What follows belongs to an exercise in optimizing a design on an open flow for small area, a short achievable clock period and few clock cycles; a production flow would make more cautious choices.
Where RTL was checked, it was by simulation tests only, not by an equivalence proof against the original.
The series may have gaps, and a smaller design here may also do less where the tests do not look.
Only the layout flow was run in run 2; the RTL was not checked for function there.
No activity file was given, so power comes from the tool's default toggle rates.

==> flow/design.v <==
module MyDesign(
      output reg        dut_busy                   ,
      input  wire       dut_run                    , 
      input  wire       reset_b                    ,  
      input  wire       clk                        ,
      output            input_sram_write_enable    ,
      output     [11:0] input_sram_write_addresss  ,
      output     [15:0] input_sram_write_data      ,
      output     [11:0] input_sram_read_address    ,
      input wire [15:0] input_sram_read_data       ,
      output reg        output_sram_write_enable    ,
      output reg [11:0] output_sram_write_addresss  ,
      output reg [15:0] output_sram_write_data      ,
      output     [11:0] output_sram_read_address    ,
      input wire [15:0] output_sram_read_data       ,
      output            scratchpad_sram_write_enable    ,
      output     [11:0] scratchpad_sram_write_addresss  ,
      output     [15:0] scratchpad_sram_write_data      ,
      output     [11:0] scratchpad_sram_read_address    ,
      input wire [15:0] scratchpad_sram_read_data       ,
      output            weights_sram_write_enable    ,
      output     [11:0] weights_sram_write_addresss  ,
      output     [15:0] weights_sram_write_data      ,
      output reg [11:0] weights_sram_read_address    ,
      input wire [15:0] weights_sram_read_data       
);
  localparam reset_state              = 'd0;
  localparam pre_data_fetch_state     = 'd1;
  localparam initial_data_fetch_state = 'd2;
  localparam inter_conv1_state        = 'd3;
  localparam inter_conv2_state        = 'd4;
  localparam inter_conv3_state        = 'd5;
  localparam inter_conv4_state        = 'd6;
  localparam inter_conv5_state        = 'd7;
  localparam inter_conv6_state        = 'd8;
  localparam conv_compare_state       = 'd9;
  localparam max_pool1_state          = 'd10;
  localparam max_pool2_state          = 'd11;
  localparam write_to_output_sram     = 'd12;
  localparam next_data_fetch_state    = 'd13;
  localparam stop_state               = 'd14;
  reg               ip_end_reg, 
                    even_max_pool_valid_bit, 
                    odd_max_pool_valid_bit;
  reg        [3:0]  current_state;
  reg        [3:0]  kernel_counter;
  reg        [7:0]  current_size_reg;
  reg        [5:0]  input_row_index;
  reg        [5:0]  input_col_index;
  reg        [5:0]  conv_row_index;
  reg        [5:0]  conv_even_col_index;
  reg        [5:0]  conv_odd_col_index;
  reg        [5:0]  max_pool_reg_write_ind;
  reg        [5:0]  max_pool_reg_read_ind;
  reg signed [7:0]  temp_even_max_pool_reg;
  reg signed [7:0]  temp_odd_max_pool_reg;
  reg signed [7:0]  k_reg_array             [9:0];  
  reg signed [7:0]  temp_max_pool_reg_array [30:0];  
  reg        [11:0] static_base_addr;
  reg        [11:0] output_sram_addr;
  reg        [11:0] dynamic_base_addr;
  reg signed [15:0] multiplier_1_reg;
  reg signed [15:0] multiplier_2_reg;
  reg signed [15:0] multiplier_3_reg;
  reg signed [15:0] multiplier_4_reg;
  reg signed [19:0] mac0_reg;
  reg signed [19:0] mac1_reg;
  reg signed [19:0] temp_conv_mac0_output;
  reg signed [19:0] temp_conv_mac1_output;
  wire status_k_fetch_complete, status_last_index_arrived;
  wire signed [7:0]  temp_even_max_pool_out;
  wire signed [7:0]  temp_odd_max_pool_out;
  wire signed [7:0]  max_pool_out;
  wire signed [7:0]  ip_sram_read_msb_out;
  wire signed [7:0]  ip_sram_read_lsb_out;
  wire signed [7:0]  relued_max_out;
  wire signed [7:0]  temp_max_out;
  wire signed [19:0] max_feature_out;
  assign input_sram_write_enable = 1'd0;
  assign scratchpad_sram_write_enable = 1'd0;
  assign input_sram_write_addresss      = 12'd0;
  assign input_sram_write_data          = 16'd0;
  assign output_sram_read_address       = 12'd0;
  assign scratchpad_sram_write_addresss = 12'd0;
  assign scratchpad_sram_write_data     = 16'd0;
  assign scratchpad_sram_read_address   = 12'd0;
  assign weights_sram_write_enable      = 1'd0;
  assign weights_sram_write_addresss    = 12'd0;
  assign weights_sram_write_data        = 16'd0;
  assign input_sram_read_address = ( (current_state == inter_conv6_state) && 
                                    (conv_row_index == current_size_reg - 3) && 
                                    (conv_odd_col_index == current_size_reg - 3) ) ? static_base_addr : dynamic_base_addr ;
  assign ip_sram_read_lsb_out = input_sram_read_data[7:0];
  assign ip_sram_read_msb_out = input_sram_read_data[15:8];
  assign status_k_fetch_complete = kernel_counter[3];
  assign status_last_index_arrived = (input_row_index == current_size_reg - 1 && input_col_index    == current_size_reg - 2);
  assign max_feature_out   = (mac0_reg > mac1_reg)      ? mac0_reg : mac1_reg;
  assign max_pool_out      = temp_max_pool_reg_array[max_pool_reg_read_ind];
  assign temp_max_out      = (max_feature_out < 0)      ? 'd0      : max_feature_out;
  assign relued_max_out    = (max_feature_out > 'sd127) ? 'd127    : temp_max_out;
  assign temp_odd_max_pool_out  = (max_pool_out > relued_max_out) ? max_pool_out : relued_max_out;
  assign temp_even_max_pool_out = (max_pool_out > relued_max_out) ? max_pool_out : relued_max_out;
  always @(posedge clk) begin
    if(!reset_b) begin
      current_state <= 'd0;
    end
    else begin
      casex(current_state)
        reset_state: begin
          if(dut_run == 1)
            current_state <=  pre_data_fetch_state;
          else
            current_state <=  reset_state;
        end
        pre_data_fetch_state: begin
          current_state <=  initial_data_fetch_state;
        end
        initial_data_fetch_state: begin
          if(status_k_fetch_complete == 1'd1)
            current_state <=  inter_conv1_state;
          else
            current_state <=  initial_data_fetch_state;
        end
        inter_conv1_state: begin
          if(current_size_reg != 'hff)
            current_state <=  inter_conv2_state;
          else
            current_state <=  stop_state;
        end
        inter_conv2_state: begin
          current_state <=  inter_conv3_state;
        end
        inter_conv3_state: begin
          current_state <=  inter_conv4_state;
        end
        inter_conv4_state: begin
          current_state <=  inter_conv5_state;
        end
        inter_conv5_state: begin
          current_state <=  inter_conv6_state;
        end
        inter_conv6_state: begin
          if(conv_row_index[0] == 0)
            current_state <=  conv_compare_state;
          else if(even_max_pool_valid_bit == 1'd0)
            current_state <=  max_pool1_state;
          else if(even_max_pool_valid_bit == 1'd1) 
            current_state <=  max_pool2_state;
        end
        conv_compare_state: begin
          current_state <=  inter_conv1_state;
        end
        max_pool1_state: begin
          if(conv_row_index == current_size_reg - 3 && conv_odd_col_index == current_size_reg - 3)
            current_state <=  write_to_output_sram;
          else
            current_state <=  inter_conv1_state;
        end
        max_pool2_state: begin
          current_state <=  write_to_output_sram;
        end
        write_to_output_sram: begin
          if(ip_end_reg == 1'd1)
            current_state <=  next_data_fetch_state;
          else
            current_state <=  inter_conv1_state;
        end
        next_data_fetch_state: begin
          if(current_size_reg != 'd63) 
            current_state <=  inter_conv1_state;
          else
            current_state <=  stop_state;
        end
        stop_state: begin
          if(dut_run == 1'd0)
            current_state <=  reset_state;
          else
            current_state <=  stop_state;
        end
        default: begin
            current_state <=  reset_state;
        end
      endcase
    end
  end
  always @(posedge clk) begin
    casex(current_state)
      reset_state: begin
        weights_sram_read_address   <= 'd0;
        kernel_counter              <= 'd0;
        mac0_reg                    <= 'd0;
        mac1_reg                    <= 'd0;
        static_base_addr            <= 'd0;
        conv_row_index              <= 'd0;
        conv_even_col_index         <= 'd0;
        conv_odd_col_index          <= 'd1;
        max_pool_reg_write_ind      <= 'd0;
        max_pool_reg_read_ind       <= 'd0;
        output_sram_addr            <= 'd0;
        dut_busy                    <= 'd0;
        even_max_pool_valid_bit     <= 'd0;
        odd_max_pool_valid_bit      <= 'd0;
      end
      pre_data_fetch_state: begin
        weights_sram_read_address <= weights_sram_read_address + 1'd1;
      end
      initial_data_fetch_state: begin
        k_reg_array[kernel_counter     ] <= weights_sram_read_data[15:8];
        k_reg_array[kernel_counter + 1 ] <= weights_sram_read_data[7:0];
        kernel_counter <= kernel_counter + 2;
        current_size_reg <= input_sram_read_data[7:0];
        dut_busy <= 'd1;
        if (kernel_counter <= 8) begin
          weights_sram_read_address <= weights_sram_read_address + 1'd1;
        end
      end
      inter_conv1_state,
      inter_conv2_state,
      inter_conv3_state,
      inter_conv4_state,
      inter_conv6_state: begin 
        mac1_reg <= temp_conv_mac1_output;
        mac0_reg <= temp_conv_mac0_output;
      end
      inter_conv5_state: begin
        mac1_reg <= temp_conv_mac1_output;
        mac0_reg <= temp_conv_mac0_output;
        if(status_last_index_arrived == 1) begin
          static_base_addr <= dynamic_base_addr + 1'd1;
        end
      end
      conv_compare_state: begin
        temp_max_pool_reg_array[max_pool_reg_write_ind] <= relued_max_out; 
        if(max_pool_reg_write_ind == 'd30) begin
          max_pool_reg_write_ind <= 'd0;
        end
        else begin
          max_pool_reg_write_ind <= max_pool_reg_write_ind + 1'd1;
        end
        if (conv_odd_col_index == current_size_reg - 3) begin
          conv_row_index <= conv_row_index + 1'd1;
          conv_even_col_index <= 'd0;
          conv_odd_col_index <= 'd1;
        end
        else begin
          conv_row_index <= conv_row_index;
          conv_even_col_index <= conv_even_col_index + 'd2;
          conv_odd_col_index <= conv_odd_col_index + 'd2;
        end
      end
      max_pool1_state: begin
        temp_even_max_pool_reg <= temp_even_max_pool_out;
        even_max_pool_valid_bit <= 1'd1;
        ip_end_reg <= (conv_row_index  == current_size_reg - 3 && conv_odd_col_index == current_size_reg - 3);  
        if(max_pool_reg_read_ind == 'd30) begin
          max_pool_reg_read_ind <= 'd0;
        end
        else begin
          max_pool_reg_read_ind <= max_pool_reg_read_ind + 1'd1;
        end
        if(conv_row_index == current_size_reg - 3 && conv_odd_col_index == current_size_reg -3) begin
          current_size_reg <= input_sram_read_data[07:00];
        end
        if(conv_row_index != current_size_reg - 2 && conv_odd_col_index != current_size_reg - 2) begin
          if (conv_odd_col_index == current_size_reg - 3) begin
            conv_row_index <= conv_row_index + 1'd1;
            conv_even_col_index <= 'd0;
            conv_odd_col_index <= 'd1;
          end
          else begin
            conv_row_index <= conv_row_index;
            conv_even_col_index <= conv_even_col_index + 'd2;
            conv_odd_col_index <= conv_odd_col_index + 'd2;
          end
        end
      end
      max_pool2_state: begin
        temp_odd_max_pool_reg <= temp_odd_max_pool_out;
        odd_max_pool_valid_bit <= 1'd1;
        if(max_pool_reg_read_ind == 'd30) begin  
          max_pool_reg_read_ind <= 'd0;
        end
        else begin
          max_pool_reg_read_ind <= max_pool_reg_read_ind + 1'd1;
        end
      end
      write_to_output_sram: begin
        output_sram_write_addresss <= output_sram_addr;
        output_sram_addr <= output_sram_addr + 1'd1;
        output_sram_write_data <= { 
                                    (even_max_pool_valid_bit ? (temp_even_max_pool_reg) : 8'd0), 
                                    (odd_max_pool_valid_bit  ? (temp_odd_max_pool_reg ) : 8'd0) 
                                  };
        if(conv_row_index != current_size_reg - 2 && conv_odd_col_index != current_size_reg - 2) begin
          if(conv_odd_col_index == current_size_reg - 3) begin
            conv_row_index <= conv_row_index + 1'd1;
            conv_even_col_index <= 'd0;
            conv_odd_col_index <= 'd1;
          end
          else begin
            conv_row_index <= conv_row_index;
            conv_even_col_index <= conv_even_col_index + 'd2;
            conv_odd_col_index <= conv_odd_col_index + 'd2;
          end
        end
        if(ip_end_reg == 1'd1) begin
          conv_row_index <= 1'd0;
          conv_even_col_index <= 1'd0;
          conv_odd_col_index <= 1'd1;
        end
        even_max_pool_valid_bit <= 'd0;
        odd_max_pool_valid_bit <= 'd0;
      end
      next_data_fetch_state: begin
        max_pool_reg_write_ind <= 'd0;
        max_pool_reg_read_ind <= 'd0;
        ip_end_reg <= 0;
      end
      stop_state: begin
        dut_busy <= 'd0;
      end
    endcase
  end
  always @(posedge clk) begin
    output_sram_write_enable <= (current_state == write_to_output_sram);
  end
  always@(*) begin
    casex(current_state)
      inter_conv1_state: begin
        input_row_index = conv_row_index;
        input_col_index = conv_even_col_index + 2;
      end
      inter_conv2_state: begin
        input_row_index = conv_row_index + 1;
        input_col_index = conv_even_col_index;
      end
      inter_conv3_state: begin
        input_row_index = conv_row_index + 1;
        input_col_index = conv_even_col_index + 2;
      end
      inter_conv4_state: begin
        input_row_index = conv_row_index + 2;
        input_col_index = conv_even_col_index;
      end
      inter_conv5_state: begin
        input_row_index = conv_row_index  + 2;
        input_col_index = conv_even_col_index + 2;    
      end
      inter_conv6_state: begin
        if (conv_odd_col_index == current_size_reg - 3)
          begin
            input_row_index = conv_row_index + 1; 
            input_col_index = 0;
          end
        else
          begin
            input_row_index = conv_row_index;
            input_col_index = conv_odd_col_index + 1;
          end
      end
      conv_compare_state: begin
        if (conv_odd_col_index == current_size_reg - 3)
          begin
            input_row_index = conv_row_index + 1; 
            input_col_index = 0;
          end
        else
          begin
            input_row_index = conv_row_index;
            input_col_index = conv_odd_col_index + 1;
          end
      end
      default: begin
        input_row_index = conv_row_index;
        input_col_index = conv_even_col_index;
      end
    endcase
  end
  always @(*) begin
    casex(current_state)
      reset_state: begin
        dynamic_base_addr = 'd0;
      end
      pre_data_fetch_state: begin
        dynamic_base_addr = 'd0;
      end
      initial_data_fetch_state: begin
        if(status_k_fetch_complete)
          dynamic_base_addr = 'd1;
        else
          dynamic_base_addr = 'd0;
      end
      inter_conv1_state,
      inter_conv2_state,
      inter_conv3_state,
      inter_conv4_state,
      inter_conv5_state: begin
        dynamic_base_addr   = static_base_addr + (((input_row_index*current_size_reg) + input_col_index ) >> 1 ) + 1;
      end
      inter_conv6_state,
      conv_compare_state,
      max_pool2_state,
      write_to_output_sram: begin 
        if(conv_odd_col_index == current_size_reg - 3)
          dynamic_base_addr = static_base_addr + (((conv_row_index+1)*current_size_reg)>>1) + 1'd1;
        else
          dynamic_base_addr = static_base_addr + ((conv_row_index*current_size_reg + conv_odd_col_index + 1'd1)>>1) + 1'd1;
      end
      max_pool1_state: begin
        if(conv_row_index == current_size_reg - 3 && conv_odd_col_index == current_size_reg - 3)
          dynamic_base_addr = static_base_addr + 1'd1;
        else begin
          if(conv_odd_col_index == current_size_reg - 3)
            dynamic_base_addr = static_base_addr + (((conv_row_index+1)*current_size_reg)>>1) + 1'd1;
          else
            dynamic_base_addr = static_base_addr + ((conv_row_index*current_size_reg + conv_odd_col_index + 1'd1)>>1) + 1'd1;
        end
      end
      next_data_fetch_state: begin
        dynamic_base_addr = static_base_addr + 1'd1;
      end
      stop_state: begin
        dynamic_base_addr = 'd0;
      end
      default: begin
        dynamic_base_addr = 'd0;
      end
    endcase
  end
  always@(*) begin
    casex(current_state)
    inter_conv2_state: begin
      multiplier_1_reg = (k_reg_array[2] * ip_sram_read_msb_out);
      multiplier_2_reg = 0;
      multiplier_3_reg = (k_reg_array[1] * ip_sram_read_msb_out);
      multiplier_4_reg = (k_reg_array[2] * ip_sram_read_lsb_out);
    end
    inter_conv3_state: begin
      multiplier_1_reg = (k_reg_array[3] * ip_sram_read_msb_out);
      multiplier_2_reg = (k_reg_array[4] * ip_sram_read_lsb_out);
      multiplier_3_reg = 0;
      multiplier_4_reg = (k_reg_array[3] * ip_sram_read_lsb_out);
    end
    inter_conv4_state: begin
      multiplier_1_reg = (k_reg_array[5] * ip_sram_read_msb_out);
      multiplier_2_reg = 0;
      multiplier_3_reg = (k_reg_array[4] * ip_sram_read_msb_out);
      multiplier_4_reg = (k_reg_array[5] * ip_sram_read_lsb_out);
    end
    inter_conv5_state: begin
      multiplier_1_reg = (k_reg_array[6] * ip_sram_read_msb_out);
      multiplier_2_reg = (k_reg_array[7] * ip_sram_read_lsb_out);
      multiplier_3_reg = 0;
      multiplier_4_reg = (k_reg_array[6] * ip_sram_read_lsb_out);
    end
    inter_conv6_state: begin
      multiplier_1_reg = (k_reg_array[8] * ip_sram_read_msb_out);
      multiplier_2_reg = 0;
      multiplier_3_reg = (k_reg_array[7] * ip_sram_read_msb_out);
      multiplier_4_reg = (k_reg_array[8] * ip_sram_read_lsb_out);
    end
    default: begin
        multiplier_1_reg = (k_reg_array[0] * ip_sram_read_msb_out);
        multiplier_2_reg = (k_reg_array[1] * ip_sram_read_lsb_out);
        multiplier_3_reg = 0;
        multiplier_4_reg = (k_reg_array[0] * ip_sram_read_lsb_out);
    end
    endcase
  end
  always @(*) begin
    if((current_state == reset_state) ||
      (current_state == pre_data_fetch_state) ||
      (current_state == initial_data_fetch_state))  begin
      temp_conv_mac0_output = 0;
      temp_conv_mac1_output = 0;
    end
    else if (current_state == inter_conv1_state)  begin
      temp_conv_mac0_output = multiplier_1_reg + multiplier_2_reg;
      temp_conv_mac1_output = multiplier_3_reg + multiplier_4_reg;
    end
    else begin
      temp_conv_mac0_output = mac0_reg + multiplier_1_reg + multiplier_2_reg;
      temp_conv_mac1_output = mac1_reg + multiplier_3_reg + multiplier_4_reg;
    end
  end
endmodule
==> flow/run.sh <==
#!/bin/bash
# synth_recipe.tcl (not shown) runs the flow's synth.tcl, then flattens the netlist and writes it again
# the make line also repeats each setting of config.mk as NAME=value (left out here)
make -C /OpenROAD-flow-scripts/flow DESIGN_CONFIG=/design/flow/config.mk WORK_HOME=/design/flow/orfs CLKGATE_MAP_FILE= SYNTH_SCRIPT=/design/flow/synth_recipe.tcl finish
==> flow/config.mk <==
export PLATFORM = sky130hd
export DESIGN_NAME = MyDesign
export DESIGN_NICKNAME = MyDesign
export VERILOG_FILES = /design/flow/design.v
export SDC_FILE = /design/flow/constraint.sdc
export NUM_CORES = 4
export LEC_CHECK = 0
export CAP_MARGIN = 20
export CORE_MARGIN = 2
export CORE_UTILIZATION = 40
export SLEW_MARGIN = 20
==> flow/constraint.sdc <==
create_clock -name core_clock -period 13.0 [get_ports {clk}]
set_input_delay 2.6000 -clock core_clock [delete_from_list [all_inputs] [get_ports {clk}]]
set_output_delay 2.6000 -clock core_clock [all_outputs]
set_load 0.01 [all_outputs]
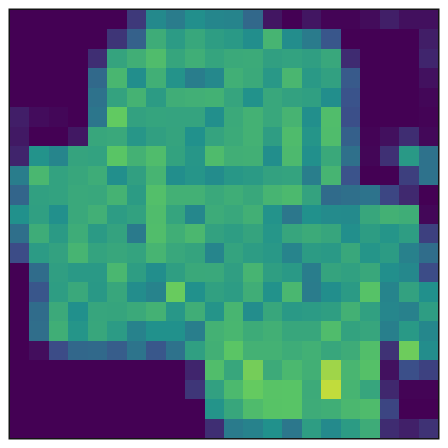
Figure 1: run 1, placement density heat map.
The die is cut into 22 by 22 equal tiles; dark purple is low, yellow is high, 0 to 100% covered.
The mean over all tiles is 40%. 21% of the tiles are nearly empty. 1.4% of the tiles are over 75% full. The fullest tile reaches 91%.

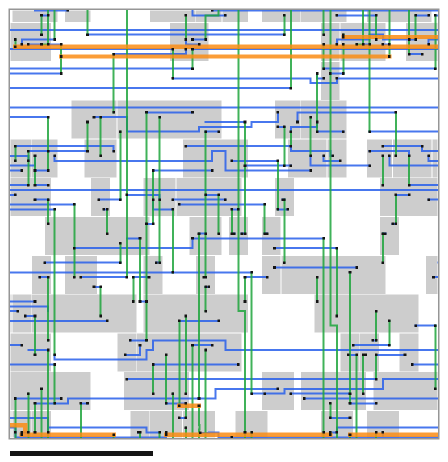
Figure 2: run 1, close-up of the layout.
Scale bar: 10 um. Window x 96 to 126, y 96 to 126 um. Cells in gray, sequential cells in the stronger gray; small squares are vias.
Green shows metal 2. Blue shows metal 1. Orange shows metal 3.
Most frequent: inv_1 (17), and2_1 (9), fa_1 (9). 58 logic cells have their middle in the window. Sequential cells in the window: 0.

==> results.json, run 1 <==
{
  "top_regs": "temp_max_pool_reg_array: 248 flops, k_reg_array: 72 flops",
  "synthCells": 7926,
  "clock_buffers": 64,
  "p_sw_share_pct": 49.5,
  "synth.most_common_cell": "inv_1",
  "gp_congestion": 0.901,
  "placementRows": 161,
  "rr_endpoint": "mac0_reg[19]",
  "n_all_inverters": 1446,
  "taps": 2526,
  "yosys.area_share.adder_pct": 40.9,
  "power.internal_mw": 8.14,
  "multiInputCombCellCount": 5694,
  "grt_util_met2_pct": 35.5,
  "pwr-share-seq_pct": 15.0,
  "fmaxAchievable_mhz": 81.5,
  "io_pins": 232,
  "grt_usage_pct": 21.6,
  "p_clk_mw": 1.68,
  "max-slew-margin-rel_pct": 19.0,
  "grt_pass1_vias": 56581,
  "slew_violations": 0,
  "fp.dieW_um": 445,
  "fin_util_pct": 43.0,
  "postPlaceCellArea_um2": 81100,
  "hpwl_mm": 163,
  "synth_commonest_cells": "inv_1, fa_1, ha_1, and2_1, nand2_1",
  "wl_met3_mm": 14.6,
  "cts_buffers": 57,
  "rsz0062_at_grt": "no",
  "m1WireLength_mm": 91.8,
  "multi_input_area_um2": 56200,
  "final_common_cell": "inv_1",
  "largest_register_ffs": 248,
  "post-route-drc-count": 0,
  "hold_ws_ns": 0.479,
  "worstHoldEndpoint": "output_sram_write_addresss[11]",
  "cts_tree": "done",
  "seq_area_share_pct": 17.8,
  "dp_slack_ns": 1.35,
  "maxCapViolations": 0,
  "ctsResizeCount": 0,
  "holdPathStages": 0,
  "synth_top_cell_area_share_pct": 28.7,
  "buffer_area_share_pct": 1.84,
  "period_needed_ns": 12.27,
  "cp_top_family": "compound AO/OA/AOI/OAI gates",
  "yosysSeqAreaShare_pct": 19.0,
  "path_max_fanout": 17,
  "path_buf_inv": 2,
  "timing.setup.tns_ns": 0,
  "crit_type": "flop to output pin",
  "wl_met2_mm": 99.4,
  "antenna_found_initial": 16,
  "cp-end-kind": "output pin",
  "ys_types": 95,
  "final_cells": 10451,
  "synthSimpleGateAreaFrac_pct": 14.0,
  "crit_slowest_cell": "or2_1",
  "finalCritPeriodShare_pct": 94.4,
  "synth_compound_area_share_pct": 7.49,
  "async_reset_ff_share_pct": 0,
  "hold_viol": 0,
  "ir_drop_uv": 360,
  "p_leak_nw": 37.0,
  "overflow": 0,
  "fin_ws_ns": 0.725,
  "seq_power_mw": 2.42,
  "drive_gt1_share_pct": 4.67,
  "worstMarginPinSlew_ns": 1.20,
  "sequential_cell_total": 495,
  "routed.top_layer": "met5",
  "antenna_left": 0,
  "htree_levels": 2,
  "regMostFlops": "temp_max_pool_reg_array",
  "min_from": "output_sram_addr[11]",
  "initial_core_util_pct": 40.3,
  "pwr-share-comb_pct": 74.5,
  "status": "complete, no violations",
  "start_kind": "flop",
  "yosys_register_bits": 495,
  "postCtsSetupRepairBufs": 0,
  "final_cell_mix": "inv_1, fa_1, ha_1",
  "synth_warnings": 1,
  "cts_sinks": 495,
  "clockPowerShare_pct": 10.5,
  "r2r_cells": 31,
  "fin_area_um2": 83000,
  "core-area_um2": 193000,
  "drt_iter0_drc": 3782,
  "hp-class": "flop to flop",
  "areaGrowthSynthToFinish_pct": 6.64,
  "grt_pass1_wl_mm": 333,
  "clockBufferDepth": 3,
  "critPathMaxStageDelay_ns": 0.75,
  "synth_top_family_by_area": "adder cells",
  "vias": 54618,
  "pg_comb_mw": 12.0
}
Testbench counts for the RTL of run 1, summed over its fixed seeds: cycles 246,724.
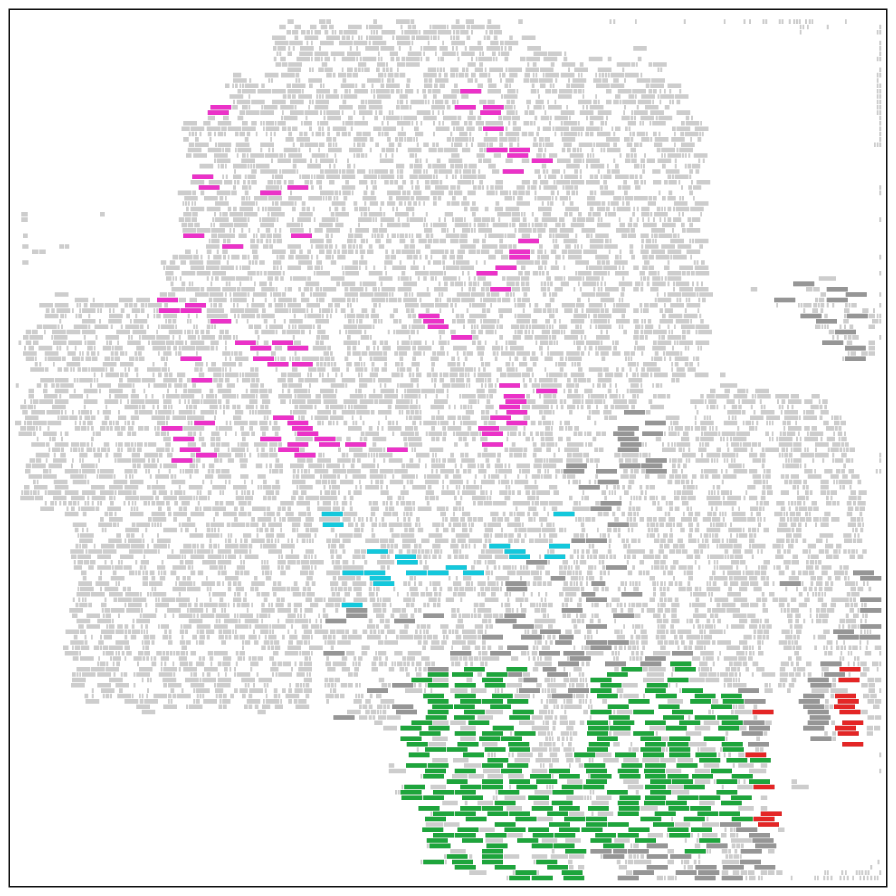
Figure 3: run 1, sequential cells colored by netlist name.
Other sequential cells in the stronger gray, the rest of the logic in the fainter gray.
Cyan shows mac1_reg, sequential cells 20. Green shows temp_max_pool_reg_array, sequential cells 248. Magenta shows k_reg_array, sequential cells 72. Red shows output_sram_write_data, sequential cells 16, where south-east.
Another 139 sequential cells are not colored.

## Run 2: large edit since run 1, in outline
flow/design.v: 486 -> 2025 lines; modules unchanged: 0
  MyDesign: edited, 486 -> 212 lines
  conv_tree: new, 1813 lines
==> module MyDesign as of run 2 <==
module MyDesign(
      output reg        dut_busy                   ,
      input  wire       dut_run                    ,
      input  wire       reset_b                    ,
      input  wire       clk                        ,
      output            input_sram_write_enable    ,
      output     [11:0] input_sram_write_addresss  ,
      output     [15:0] input_sram_write_data      ,
      output     [11:0] input_sram_read_address    ,
      input wire [15:0] input_sram_read_data       ,
      output reg        output_sram_write_enable    ,
      output reg [11:0] output_sram_write_addresss  ,
      output reg [15:0] output_sram_write_data      ,
      output     [11:0] output_sram_read_address    ,
      input wire [15:0] output_sram_read_data       ,
      output            scratchpad_sram_write_enable    ,
      output     [11:0] scratchpad_sram_write_addresss  ,
      output     [15:0] scratchpad_sram_write_data      ,
      output     [11:0] scratchpad_sram_read_address    ,
      input wire [15:0] scratchpad_sram_read_data       ,
      output            weights_sram_write_enable    ,
      output     [11:0] weights_sram_write_addresss  ,
      output     [15:0] weights_sram_write_data      ,
      output reg [11:0] weights_sram_read_address    ,
      input wire [15:0] weights_sram_read_data
);
  assign input_sram_write_enable        = 1'b0;
  assign input_sram_write_addresss      = 12'd0;
  assign input_sram_write_data          = 16'd0;
  assign output_sram_read_address       = 12'd0;
  assign scratchpad_sram_write_enable   = 1'b0;
  assign scratchpad_sram_write_addresss = 12'd0;
  assign scratchpad_sram_write_data     = 16'd0;
  assign scratchpad_sram_read_address   = 12'd0;
  assign weights_sram_write_enable      = 1'b0;
  assign weights_sram_write_addresss    = 12'd0;
  assign weights_sram_write_data        = 16'd0;
  localparam S_IDLE = 3'd0,    
             S_HDR  = 3'd1,    
             S_RUN  = 3'd2,    
             S_HW   = 3'd3,    
             S_DONE = 3'd4;    
  reg  [2:0]  state;
  reg  [11:0] addr;            
  reg  [11:0] cb;              
  reg  [5:0]  half;            
  reg  [1:0]  j;               
  reg  [4:0]  s;               
  reg  [4:0]  a;               
  reg  [2:0]  dcnt;            
  reg  last_s, last_a;
  always @(posedge clk) begin
    last_s <= (s == half[4:0] - 5'd1);
    last_a <= (a == half[4:0] - 5'd2);
  end
  wire hdr_end = (input_sram_read_data[7:0] == 8'hFF);
  reg         use_cb, inc_half, inc_one;
  wire [11:0] abase   = use_cb ? cb : addr;
  wire [11:0] addr_nx = abase + {6'd0, inc_half ? half : 6'd0} + {11'd0, inc_one};
  always @(posedge clk) begin
    use_cb   <= (j == 2'd2) && !(last_s && last_a);
    inc_half <= (j != 2'd2) || (last_s && !last_a);
    inc_one  <= (j == 2'd2);
  end
  always @(posedge clk) begin
    if (!reset_b) begin
      state <= S_IDLE;
      addr  <= 12'd0;
      dut_busy <= 1'b0;
      j <= 2'd0; s <= 5'd0; a <= 5'd0;
      dcnt <= 3'd0;
    end else begin
      case (state)
        S_IDLE: begin
          addr <= 12'd0;
          if (dut_run) begin
            state    <= S_HDR;
            dut_busy <= 1'b1;
          end
        end
        S_HDR: begin
          half <= input_sram_read_data[6:1];
          j <= 2'd0; s <= 5'd0; a <= 5'd0;
          addr <= addr + 12'd1;
          cb   <= addr + 12'd1;
          dcnt <= 3'd0;
          state <= hdr_end ? S_DONE : S_RUN;
        end
        S_RUN: begin
          addr <= addr_nx;
          j <= j + 2'd1;
          if (j == 2'd3) begin
            cb <= addr_nx;
            if (last_s) begin
              s <= 5'd0;
              a <= a + 5'd1;
              if (last_a) state <= S_HW;
            end else begin
              s <= s + 5'd1;
            end
          end
        end
        S_HW: begin
          state <= S_HDR;
        end
        S_DONE: begin
          dcnt <= dcnt + 3'd1;
          if (dcnt == 3'd6) begin
            dut_busy <= 1'b0;
            state    <= S_IDLE;
            addr     <= 12'd0;
          end
        end
        default: state <= S_IDLE;
      endcase
    end
  end
  assign input_sram_read_address = addr;
  reg  [2:0]  waddr;
  reg  [7:0]  kr [0:8];
  always @(posedge clk) begin
    if (!reset_b) begin
      waddr <= 3'd0;
    end else if (state == S_IDLE && dut_run) begin
      waddr <= 3'd1;
    end else if (waddr != 3'd0) begin
      waddr <= (waddr == 3'd5) ? 3'd0 : waddr + 3'd1;
    end
    case (waddr)
      3'd1: begin kr[0] <= weights_sram_read_data[15:8]; kr[1] <= weights_sram_read_data[7:0]; end
      3'd2: begin kr[2] <= weights_sram_read_data[15:8]; kr[3] <= weights_sram_read_data[7:0]; end
      3'd3: begin kr[4] <= weights_sram_read_data[15:8]; kr[5] <= weights_sram_read_data[7:0]; end
      3'd4: begin kr[6] <= weights_sram_read_data[15:8]; kr[7] <= weights_sram_read_data[7:0]; end
      3'd5: begin kr[8] <= weights_sram_read_data[15:8]; end
      default: ;
    endcase
  end
  always @(*) weights_sram_read_address = {9'd0, waddr};
  reg [15:0] sr0, sr1, sr2, sr3, sr4, sr5, sr6;
  reg [7:0]  sr7, sr8;        
  always @(posedge clk) begin
    sr0 <= input_sram_read_data;
    sr1 <= sr0; sr2 <= sr1; sr3 <= sr2; sr4 <= sr3; sr5 <= sr4; sr6 <= sr5;
    sr7 <= sr6[7:0]; sr8 <= sr7;
  end
  wire tag_start = (state == S_RUN) && (j == 2'd2) && (s != 5'd0);
  wire tag_last  = tag_start && last_s && last_a;
  reg  [9:1] tg, lt;
  reg        sel_a, sel_b;
  always @(posedge clk) begin
    if (!reset_b) begin
      tg <= 9'd0; lt <= 9'd0; sel_a <= 1'b0; sel_b <= 1'b0;
    end else begin
      tg <= {tg[8:1], tag_start};
      lt <= {lt[8:1], tag_last};
      sel_a <= tg[1] | tg[2];
      sel_b <= tg[3] | tg[4];
    end
  end
  wire [7:0] x00 = sel_a ? sr6[15:8] : sr8;
  wire [7:0] x01 = sel_a ? sr6[7:0]  : sr4[15:8];
  wire [7:0] x02 = sel_a ? sr2[15:8] : sr4[7:0];
  wire [7:0] x10 = sel_b ? sr7 : sr5[15:8];
  wire [7:0] x11 = sel_b ? sr3[15:8] : sr5[7:0];
  wire [7:0] x12 = sel_b ? sr3[7:0] : sr1[15:8];
  wire [7:0] x20 = sel_b ? sr6[7:0] : sr4[15:8];
  wire [7:0] x21 = sel_b ? sr2[15:8] : sr4[7:0];
  wire [7:0] x22 = sel_b ? sr2[7:0] : sr0[15:8];
  wire [18:0] ra, rb;
  conv_tree u_tree (
    .clk(clk),
    .k({kr[8], kr[7], kr[6], kr[5], kr[4], kr[3], kr[2], kr[1], kr[0]}),
    .x({x22, x21, x20, x12, x11, x10, x02, x01, x00}),
    .ra(ra), .rb(rb)
  );
  wire [18:0] conv = ra + rb;
  wire [6:0]  cl   = conv[18] ? 7'd0 : ((|conv[17:7]) ? 7'd127 : conv[6:0]);
  reg  [6:0]  clr;
  reg  [6:0]  pool;
  always @(posedge clk) begin
    clr <= cl;
    if (tg[5] || clr > pool) pool <= clr;
  end
  reg hi_full;
  always @(posedge clk) begin
    if (!reset_b) begin
      output_sram_write_enable <= 1'b0;
      output_sram_write_addresss <= 12'd0;
      hi_full <= 1'b0;
    end else begin
      output_sram_write_enable <= 1'b0;
      if (output_sram_write_enable)
        output_sram_write_addresss <= output_sram_write_addresss + 12'd1;
      if (state == S_IDLE) begin
        output_sram_write_addresss <= 12'd0;
        hi_full <= 1'b0;
      end
      if (tg[9]) begin
        if (!hi_full) begin
          output_sram_write_data[15:8] <= {1'b0, pool};
          output_sram_write_data[7:0]  <= 8'd0;
          if (lt[9]) output_sram_write_enable <= 1'b1;
          else       hi_full <= 1'b1;
        end else begin
          output_sram_write_data[7:0] <= {1'b0, pool};
          output_sram_write_enable <= 1'b1;
          hi_full <= 1'b0;
        end
      end
    end
  end
endmodule
==> flow/flow/run.sh (new file) <==
#!/bin/bash
# Own layout flow: the standard flow (standard.sh) with two changes.
#  1. After the standard synthesis, fa_polarity.py chooses each full adder's polarity (a full
#     adder is self-dual) and swaps simple gates for their complements, so that most of the
#     inverters Yosys leaves between the adders of the multiplier tree go away. Registers and
#     their cells are untouched; the netlist computes the same function.
#  2. Ports are buffered with sky130_fd_sc_hd__buf_4 (one buffer per port, as the standard
#     flow does) instead of the buffer buffer_ports picks by itself.
# Each step's full output goes to a log file in the work folder.
set -euo pipefail
W=$PWD
RES=$W/orfs/results/${FLOW_PLATFORM}/MyDesign/base
bash standard.sh synth > 1_std_synth.log 2>&1
cp "$RES/1_2_yosys.v" 1_2_yosys.standard.v
python3 flow/fa_polarity.py 1_2_yosys.standard.v 1_2_yosys.polarity.v --size '^\\sel_[ab]\$=sky130_fd_sc_hd__dfxtp_4' '^\\(addr|waddr|output_sram_write|dut_busy)=sky130_fd_sc_hd__dfxtp_2' > 2_fa_polarity.log 2>&1
cp 1_2_yosys.polarity.v "$RES/1_2_yosys.v"
rm -f "$RES/1_synth.odb" "$RES/1_synth.sdc"
bash standard.sh synth > 3_std_synth_odb.log 2>&1
bash standard.sh "BUFFER_PORTS_ARGS=-buffer_cell sky130_fd_sc_hd__buf_4" finish > 4_std_layout.log 2>&1
==> flow/flow/fa_polarity.py (new file) <==
#!/usr/bin/env python3
"""Remove inverters around full adders in a Yosys/ORFS gate netlist by choosing each full
adder's polarity. A full adder is self-dual: FA(~a, ~b, ~c) = (~sum, ~cout), so an FA cell may
compute on complemented inputs and produce complemented outputs. This picks, per FA cell, the
polarity that needs the fewest inverters, then rebuilds the inverters: for each signal at most one
inverter feeds every pin that needs its complement. Flip-flops and all other cells keep their
connections and function; nets connected to ports are left as they are.

Optionally also changes the drive strength of the cells whose instance names match a regular
expression (--size REGEX=CELL, e.g. to give registers that drive many loads a stronger cell).

usage: fa_polarity.py in.v out.v [--size REGEX=CELL ...]
"""
import re
import sys
import random

src = open(sys.argv[1]).read()
SIZES = []
for a in sys.argv[3:]:
    if a.startswith('--size'):
        continue
    rx, cell = a.rsplit('=', 1)
    SIZES.append((re.compile(rx), cell))
cell_re = re.compile(r'^(\s*)(sky130_fd_sc_hd__\w+)\s+(\S+)\s*\((.*?)\);\n', re.S | re.M)
pin_re = re.compile(r'\.(\w+)\(\s*(.*?)\s*\)\s*(?:,|$)', re.S)

cells = []          # [type, name, {pin: net}, order]
spans = []
for m in cell_re.finditer(src):
    typ, name, body = m.group(2), m.group(3), m.group(4)
    pins = [(p, n.strip()) for p, n in pin_re.findall(body)]
    cells.append([typ, name, dict(pins), [p for p, _ in pins]])
    spans.append((m.start(), m.end()))

OUTPINS = {'X', 'Y', 'Q', 'Q_N', 'SUM', 'COUT', 'HI', 'LO'}
# complement pairs with the same inputs: (cell, output pin, area)
PAIRS = [("and2_1", "X", 6.256, "nand2_1", "Y", 3.7536), ("and2_0", "X", 6.256, "nand2_1", "Y", 3.7536),
         ("or2_1", "X", 6.256, "nor2_1", "Y", 3.7536), ("xor2_1", "X", 8.7584, "xnor2_1", "Y", 8.7584),
         ("or2b_1", "X", 7.5072, "nor2b_1", "Y", 6.256), ("and2b_1", "X", 7.5072, "nand2b_1", "Y", 6.256),
         ("a21o_1", "X", 7.5072, "a21oi_1", "Y", 5.0048), ("o21a_1", "X", 7.5072, "o21ai_0", "Y", 5.0048),
         ("a22o_1", "X", 8.7584, "a22oi_1", "Y", 7.5072), ("o22a_1", "X", 8.7584, "o22ai_1", "Y", 6.256),
         ("mux2_1", "X", 11.2608, "mux2i_1", "Y", 10.0096), ("and3_1", "X", 6.256, "nand3_1", "Y", 5.0048),
         ("or3_1", "X", 6.256, "nor3_1", "Y", 5.0048), ("a211o_1", "X", 8.7584, "a211oi_1", "Y", 7.5072),
         ("o211a_1", "X", 10.0096, "o211ai_1", "Y", 7.5072), ("a31o_1", "X", 8.7584, "a31oi_1", "Y", 6.256),
         ("o31a_1", "X", 8.7584, "o31ai_1", "Y", 7.5072), ("or3b_1", "X", 8.7584, "nor3b_1", "Y", 7.5072),
         ("and3b_1", "X", 8.7584, "nand3b_1", "Y", 7.5072), ("xor3_1", "X", 23.7728, "xnor3_1", "X", 22.5216),
         ("a2bb2o_1", "X", 10.0096, "a2bb2oi_1", "Y", 8.7584), ("o2bb2a_1", "X", 10.0096, "o2bb2ai_1", "Y", 8.7584),
         ("a32o_1", "X", 10.0096, "a32oi_1", "Y", 8.7584), ("and4_1", "X", 8.7584, "nand4_1", "Y", 6.256),
         ("or4_1", "X", 7.5072, "nor4_1", "Y", 6.256), ("a21bo_1", "X", 10.0096, "a21boi_0", "Y", 7.5072),
         ("o21ba_1", "X", 10.0096, "o21bai_1", "Y", 7.5072)]
COMP = {}
for a, ap, aa, b, bp, ba in PAIRS:
    COMP["sky130_fd_sc_hd__" + a] = ("sky130_fd_sc_hd__" + b, ap, bp, ba - aa)
    if "sky130_fd_sc_hd__" + b not in COMP:
        COMP["sky130_fd_sc_hd__" + b] = ("sky130_fd_sc_hd__" + a, bp, ap, aa - ba)
INV_AREA = 3.7536
def is_inv(t): return re.search(r'__(clk)?inv_\d+$', t) is not None
def is_fa(t): return re.search(r'__fa_\d+$', t) is not None

# port nets: anything declared input/output (bus bits written as name[i])
ports = set()
for m in re.finditer(r'^\s*(input|output)\s+(\[(\d+):(\d+)\]\s+)?(\S+?)\s*;', src, re.M):
    nm = m.group(5)
    if m.group(2):
        hi, lo = int(m.group(3)), int(m.group(4))
        for i in range(min(hi, lo), max(hi, lo) + 1):
            ports.add(f"{nm}[{i}]")
    ports.add(nm)

driver = {}
loads = {}
for ci, (typ, name, pins, order) in enumerate(cells):
    for p, n in pins.items():
        if p in OUTPINS:
            driver[n] = (ci, p)
        else:
            loads.setdefault(n, []).append((ci, p))

# root and parity through inverter chains
def root_of(n):
    par = 0
    seen = 0
    while n in driver and is_inv(cells[driver[n][0]][0]) and seen < 50:
        n = cells[driver[n][0]][2]['A']
        par ^= 1
        seen += 1
    return n, par

inv_cells = [ci for ci, c in enumerate(cells) if is_inv(c[0])]
fa_cells = [ci for ci, c in enumerate(cells) if is_fa(c[0])]
gate_cells = [ci for ci, c in enumerate(cells) if c[0] in COMP]
fa_index = {ci: k for k, ci in enumerate(fa_cells)}

# terminal loads of each root: (cell, pin, parity), over the root's inverter tree
term = {}
tree_nets = {}
def collect(r):
    res = []
    nets = []
    stack = [(r, 0)]
    while stack:
        n, par = stack.pop()
        nets.append(n)
        for (ci, p) in loads.get(n, []):
            if is_inv(cells[ci][0]):
                stack.append((cells[ci][2]['Y'], par ^ 1))
            else:
                res.append((ci, p, par))
    return res, nets

roots = set()
for ci in inv_cells:
    roots.add(root_of(cells[ci][2]['A'])[0])
for ci in fa_cells:
    for p in ('COUT', 'SUM'):
        roots.add(cells[ci][2][p])
    for p in ('A', 'B', 'CIN'):
        roots.add(root_of(cells[ci][2][p])[0])
for ci in gate_cells:
    roots.add(cells[ci][2][COMP[cells[ci][0]][1]])
frozen = set()
for r in roots:
    t, nets = collect(r)
    term[r] = t
    tree_nets[r] = nets
    if any(n in ports for n in nets) or r.startswith("1'"):
        frozen.add(r)

src_fa = {}
for ci in fa_cells:
    for p in ('COUT', 'SUM'):
        src_fa[cells[ci][2][p]] = fa_index[ci]
NF = len(fa_cells)
gate_var = {}
for k, ci in enumerate(gate_cells):
    gate_var[ci] = NF + k
    src_fa[cells[ci][2][COMP[cells[ci][0]][1]]] = NF + k
var_cell = fa_cells + gate_cells
fixed = set()
for r in frozen:
    if r in src_fa:
        fixed.add(src_fa[r])

# roots touched by each FA (its output roots and the roots feeding its inputs)
fa_roots = [set() for _ in var_cell]
for r in roots:
    if r in src_fa:
        fa_roots[src_fa[r]].add(r)
    for (ci, p, par) in term[r]:
        if ci in fa_index:
            fa_roots[fa_index[ci]].add(r)

pol = [0] * len(var_cell)
def var_cost(k):
    if k < NF or not pol[k]:
        return 0.0
    return COMP[cells[var_cell[k]][0]][3]

def cost_root(r):
    if r in frozen:
        return INV_AREA if any(par for (ci, p, par) in term[r]) else 0.0
    ps = pol[src_fa[r]] if r in src_fa else 0
    need = False
    for (ci, p, par) in term[r]:
        pl = pol[fa_index[ci]] if ci in fa_index else 0
        if par ^ pl ^ ps:
            need = True
            break
    return INV_AREA if need else 0.0

def total():
    return sum(cost_root(r) for r in roots) + sum(var_cost(k) for k in range(len(var_cell)))

before = sum(1 for _ in inv_cells)
start = total()
improved = True
it = 0
order = list(range(len(var_cell)))
rng = random.Random(1)
while improved and it < 50:
    improved = False
    it += 1
    rng.shuffle(order)
    for k in order:
        if k in fixed:
            continue
        rs = fa_roots[k]
        c0 = sum(cost_root(r) for r in rs) + var_cost(k)
        pol[k] ^= 1
        c1 = sum(cost_root(r) for r in rs) + var_cost(k)
        if c1 < c0 - 1e-9:
            improved = True
        else:
            pol[k] ^= 1
# simulated annealing on top of the greedy result
import math
cur = total()
best = cur
best_pol = pol[:]
free = [k for k in range(len(var_cell)) if k not in fixed]
T0, T1, STEPS = 4.0, 0.05, 400000
for step in range(STEPS):
    T = T0 * (T1 / T0) ** (step / STEPS)
    k = free[rng.randrange(len(free))]
    rs = fa_roots[k]
    c0 = sum(cost_root(r) for r in rs) + var_cost(k)
    pol[k] ^= 1
    c1 = sum(cost_root(r) for r in rs) + var_cost(k)
    d = c1 - c0
    if d <= 0 or rng.random() < math.exp(-d / T):
        cur += d
        if cur < best - 1e-9:
            best = cur
            best_pol = pol[:]
    else:
        pol[k] ^= 1
pol = best_pol
end = total()
sys.stderr.write(f"inverters before {before}, cost (um2) before {start:.1f}, after {end:.1f}, "
                 f"fa {len(fa_cells)} flipped {sum(pol[:NF])}, gates {len(gate_cells)} flipped {sum(pol[NF:])}, iterations {it}\n")

# rebuild: drop tree inverters of non-frozen roots, add one inverter per root that needs it
drop = set()
newcells = []
newwires = []
k = 0
for r in roots:
    if r in frozen:
        continue
    tr = term[r]
    ps = pol[src_fa[r]] if r in src_fa else 0
    for n in tree_nets[r]:
        if n in driver and is_inv(cells[driver[n][0]][0]):
            drop.add(driver[n][0])
    inv_net = None
    for (ci, p, par) in tr:
        pl = pol[fa_index[ci]] if ci in fa_index else 0
        if par ^ pl ^ ps:
            if inv_net is None:
                inv_net = f"_polfix_n{k}_"
                newwires.append(inv_net)
                newcells.append(("sky130_fd_sc_hd__inv_1", f"_polfix_i{k}_", {'A': r, 'Y': inv_net}, ['A', 'Y']))
                k += 1
            cells[ci][2][p] = inv_net
        else:
            cells[ci][2][p] = r

for ci, k in gate_var.items():
    if pol[k]:
        typ, name, pins, order = cells[ci]
        nt, op, np_, _ = COMP[typ]
        pins[np_] = pins.pop(op)
        cells[ci] = [nt, name, pins, [np_ if q == op else q for q in order]]
out = []
pos = 0
first = spans[0][0] if spans else len(src)
head = src[:first]
# declare new wires after the last wire declaration of the header
idx = head.rfind('\n  wire ')
idx = head.index('\n', idx + 1) + 1 if idx >= 0 else len(head)
head = head[:idx] + ''.join(f"  wire {w};\n" for w in newwires) + head[idx:]
out.append(head)
def fmt(typ, name, pins, order):
    body = ",\n".join(f"    .{p}({pins[p]}{' ' if pins[p].startswith(chr(92)) else ''})" for p in order)
    return f"  {typ} {name} (\n{body}\n  );\n"
nsized = 0
for ci, (typ, name, pins, order) in enumerate(cells):
    if ci in drop:
        continue
    for rx, cell in SIZES:
        if rx.search(name) and re.sub(r'_\d+$', '', typ) == re.sub(r'_\d+$', '', cell):
            typ = cell
            nsized += 1
            break
    out.append(fmt(typ, name, pins, order))
sys.stderr.write(f"resized {nsized} cells\n")
for c in newcells:
    out.append(fmt(*c))
out.append(src[spans[-1][1]:] if spans else "")
open(sys.argv[2], 'w').write(''.join(out))
sys.stderr.write(f"dropped {len(drop)} inverters, added {len(newcells)}\n")
==> flow/standard.sh (new file) <==
#!/bin/bash
# synth_recipe.tcl (not shown) runs the flow's synth.tcl, then flattens the netlist and writes it again
# the make line also repeats each setting of config.mk as NAME=value (left out here)
make -C /OpenROAD-flow-scripts/flow DESIGN_CONFIG=/design/flow/config.mk WORK_HOME=/design/flow/orfs CLKGATE_MAP_FILE= SYNTH_SCRIPT=/design/flow/synth_recipe.tcl "${@:-finish}"
--- a/flow/config.mk
+++ b/flow/config.mk
@@ -6,6 +6,9 @@
 export NUM_CORES = 4
 export LEC_CHECK = 0
-export CAP_MARGIN = 20
+export CAP_MARGIN = 60
 export CORE_MARGIN = 2
-export CORE_UTILIZATION = 40
-export SLEW_MARGIN = 20
+export CORE_UTILIZATION = 55
+export CTS_CLUSTER_DIAMETER = 100
+export CTS_CLUSTER_SIZE = 25
+export PLACE_DENSITY = 0.7
+export SLEW_MARGIN = 60
removed: flow/run.sh
==> run 2 against run 1 <==
  * Still clean on timing, DRC and antenna
  * Cell area decreased by 61%
  * Highest routed layer unchanged
  * First-iteration DRC count decreased by 62%
  * Setup slack improved by 8.1 ns
  * Global-route usage increased by 9.1 points
  * Largest power group unchanged
  * Total power decreased by 57%
  * Area after synthesis decreased by 61%
  * Combinational power decreased by 66%
  * Critical path depth decreased by 22
==> results.json, run 2 <==
{
  "rr_endpoint": "u_tree.ra[17]",
  "grt_usage_pct": 30.8,
  "period_needed_ns": 4.20,
  "grt_util_met2_pct": 48.0,
  "clockRootBuffer": "clkbuf_16",
  "cp_top_family": "adder cells",
  "ir_drop_uv": 408,
  "antenna_left": 0,
  "power.internal_mw": 3.99,
  "path_buf_inv": 0,
  "pwr-share-comb_pct": 58.3,
  "postPlaceCellArea_um2": 31800,
  "fin_ws_ns": 8.80,
  "cts_tree": "done",
  "antenna_found_initial": 10,
  "holdPathStages": 0,
  "pwr-share-seq_pct": 30.3,
  "p_leak_nw": 13.1,
  "placementRows": 85,
  "post-route-drc-count": 0,
  "crit_type": "flop to flop",
  "ctsResizeCount": 0,
  "grt_pass1_vias": 19572,
  "final_cells": 3191,
  "wl_met3_mm": 7.43,
  "core-area_um2": 54100,
  "hp-class": "flop to flop",
  "max-slew-margin-rel_pct": 58.9,
  "gp_congestion": 0.985,
  "clockBufferDepth": 3,
  "final_common_cell": "fa_1",
  "multi_input_area_um2": 19100,
  "r2r_cells": 8,
  "grt_pass1_wl_mm": 125,
  "fin_util_pct": 60.0,
  "dp_slack_ns": 8.82,
  "p_sw_share_pct": 42.4,
  "cts_buffers": 22,
  "hold_viol": 0,
  "seq_area_share_pct": 32.6,
  "fp.dieW_um": 239,
  "wl_met2_mm": 38.8,
  "clock_buffers": 37,
  "min_from": "sr1[2]",
  "final_cell_mix": "fa_1, dfxtp_1, nor2b_1",
  "diodes": 0,
  "fmaxAchievable_mhz": 238,
  "routed.top_layer": "met5",
  "postCtsSetupRepairBufs": 0,
  "htree_levels": 1,
  "drt_iter0_drc": 1446,
  "seq_power_mw": 2.09,
  "areaGrowthSynthToFinish_pct": 7.29,
  "buffer_area_share_pct": 3.25,
  "p_clk_mw": 0.792,
  "largest_register_ffs": 124,
  "maxCapViolations": 0,
  "dominant_cells": "multi-input gates",
  "clockPowerShare_pct": 11.4,
  "finalCritPeriodShare_pct": 32.3,
  "multiInputCombCellCount": 1797,
  "synthCells": 2357,
  "vias": 17955,
  "pg_comb_mw": 4.03,
  "cp-end-kind": "flop",
  "cts_sinks": 471,
  "critPathMaxStageDelay_ns": 0.68,
  "worstMarginPinSlew_ns": 0.616,
  "status": "complete, no violations",
  "initial_core_util_pct": 55.9,
  "regMostFlops": "u_tree.mid",
  "timing.setup.tns_ns": 0,
  "sequential_cell_total": 471,
  "taps": 696,
  "crit_slowest_cell": "fa_1",
  "worstHoldEndpoint": "sr2[2]",
  "synth_warnings": 3,
  "fin_area_um2": 32500,
  "start_kind": "flop",
  "slew_violations": 0,
  "n_all_inverters": 57,
  "die_h_um": 239,
  "rsz0062_at_grt": "no"
}
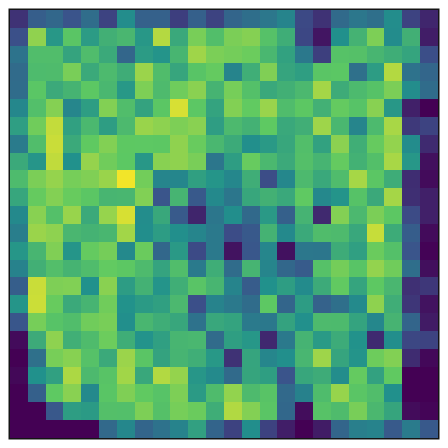
Figure 4: run 2, placement density heat map.
The die is cut into 24 by 24 equal tiles; dark purple is low, yellow is high, 0 to 100% covered.
3.0% of the tiles are nearly empty. The fullest tile reaches 98%. The mean over all tiles is 56%. 22% of the tiles are over 75% full.

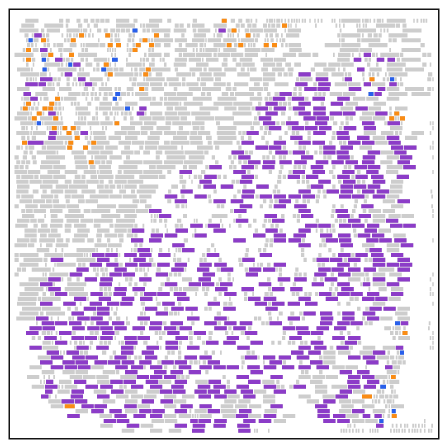
Figure 5: run 2, gate families picked out.
Orange shows XOR/XNOR gates, cells 58. Blue shows AND-OR and OR-AND gates, cells 18, where all over the die. Purple shows adder and majority cells, cells 589, where all over the die.

## afterwards: timing with drivers on the ports
Ports are ideal in the flow. The routed layouts listed here were re-timed in OpenROAD.
Step 1, drivers: a clkbuf_16 drives clk and a buf_2 each remaining input, both assumed.
Step 2 times the ports against the registers' clock, not the clock port: input delays grow and output delays shrink by t, the midpoint of the rising clock arrivals with the driver on.
Slacks: ideal / step 1 / step 2; pairs: ideal / step 1.
run | t, ns | setup slack, ns | latest minus earliest clock arrival (ns)
run 1 | 0.717 | 0.725 / 0.659 / 1.237 | 0.038 / 0.038
run 2 | 0.652 | 8.804 / 8.804 / 8.804 | 0.020 / 0.020
After both steps every run listed still meets setup and hold.
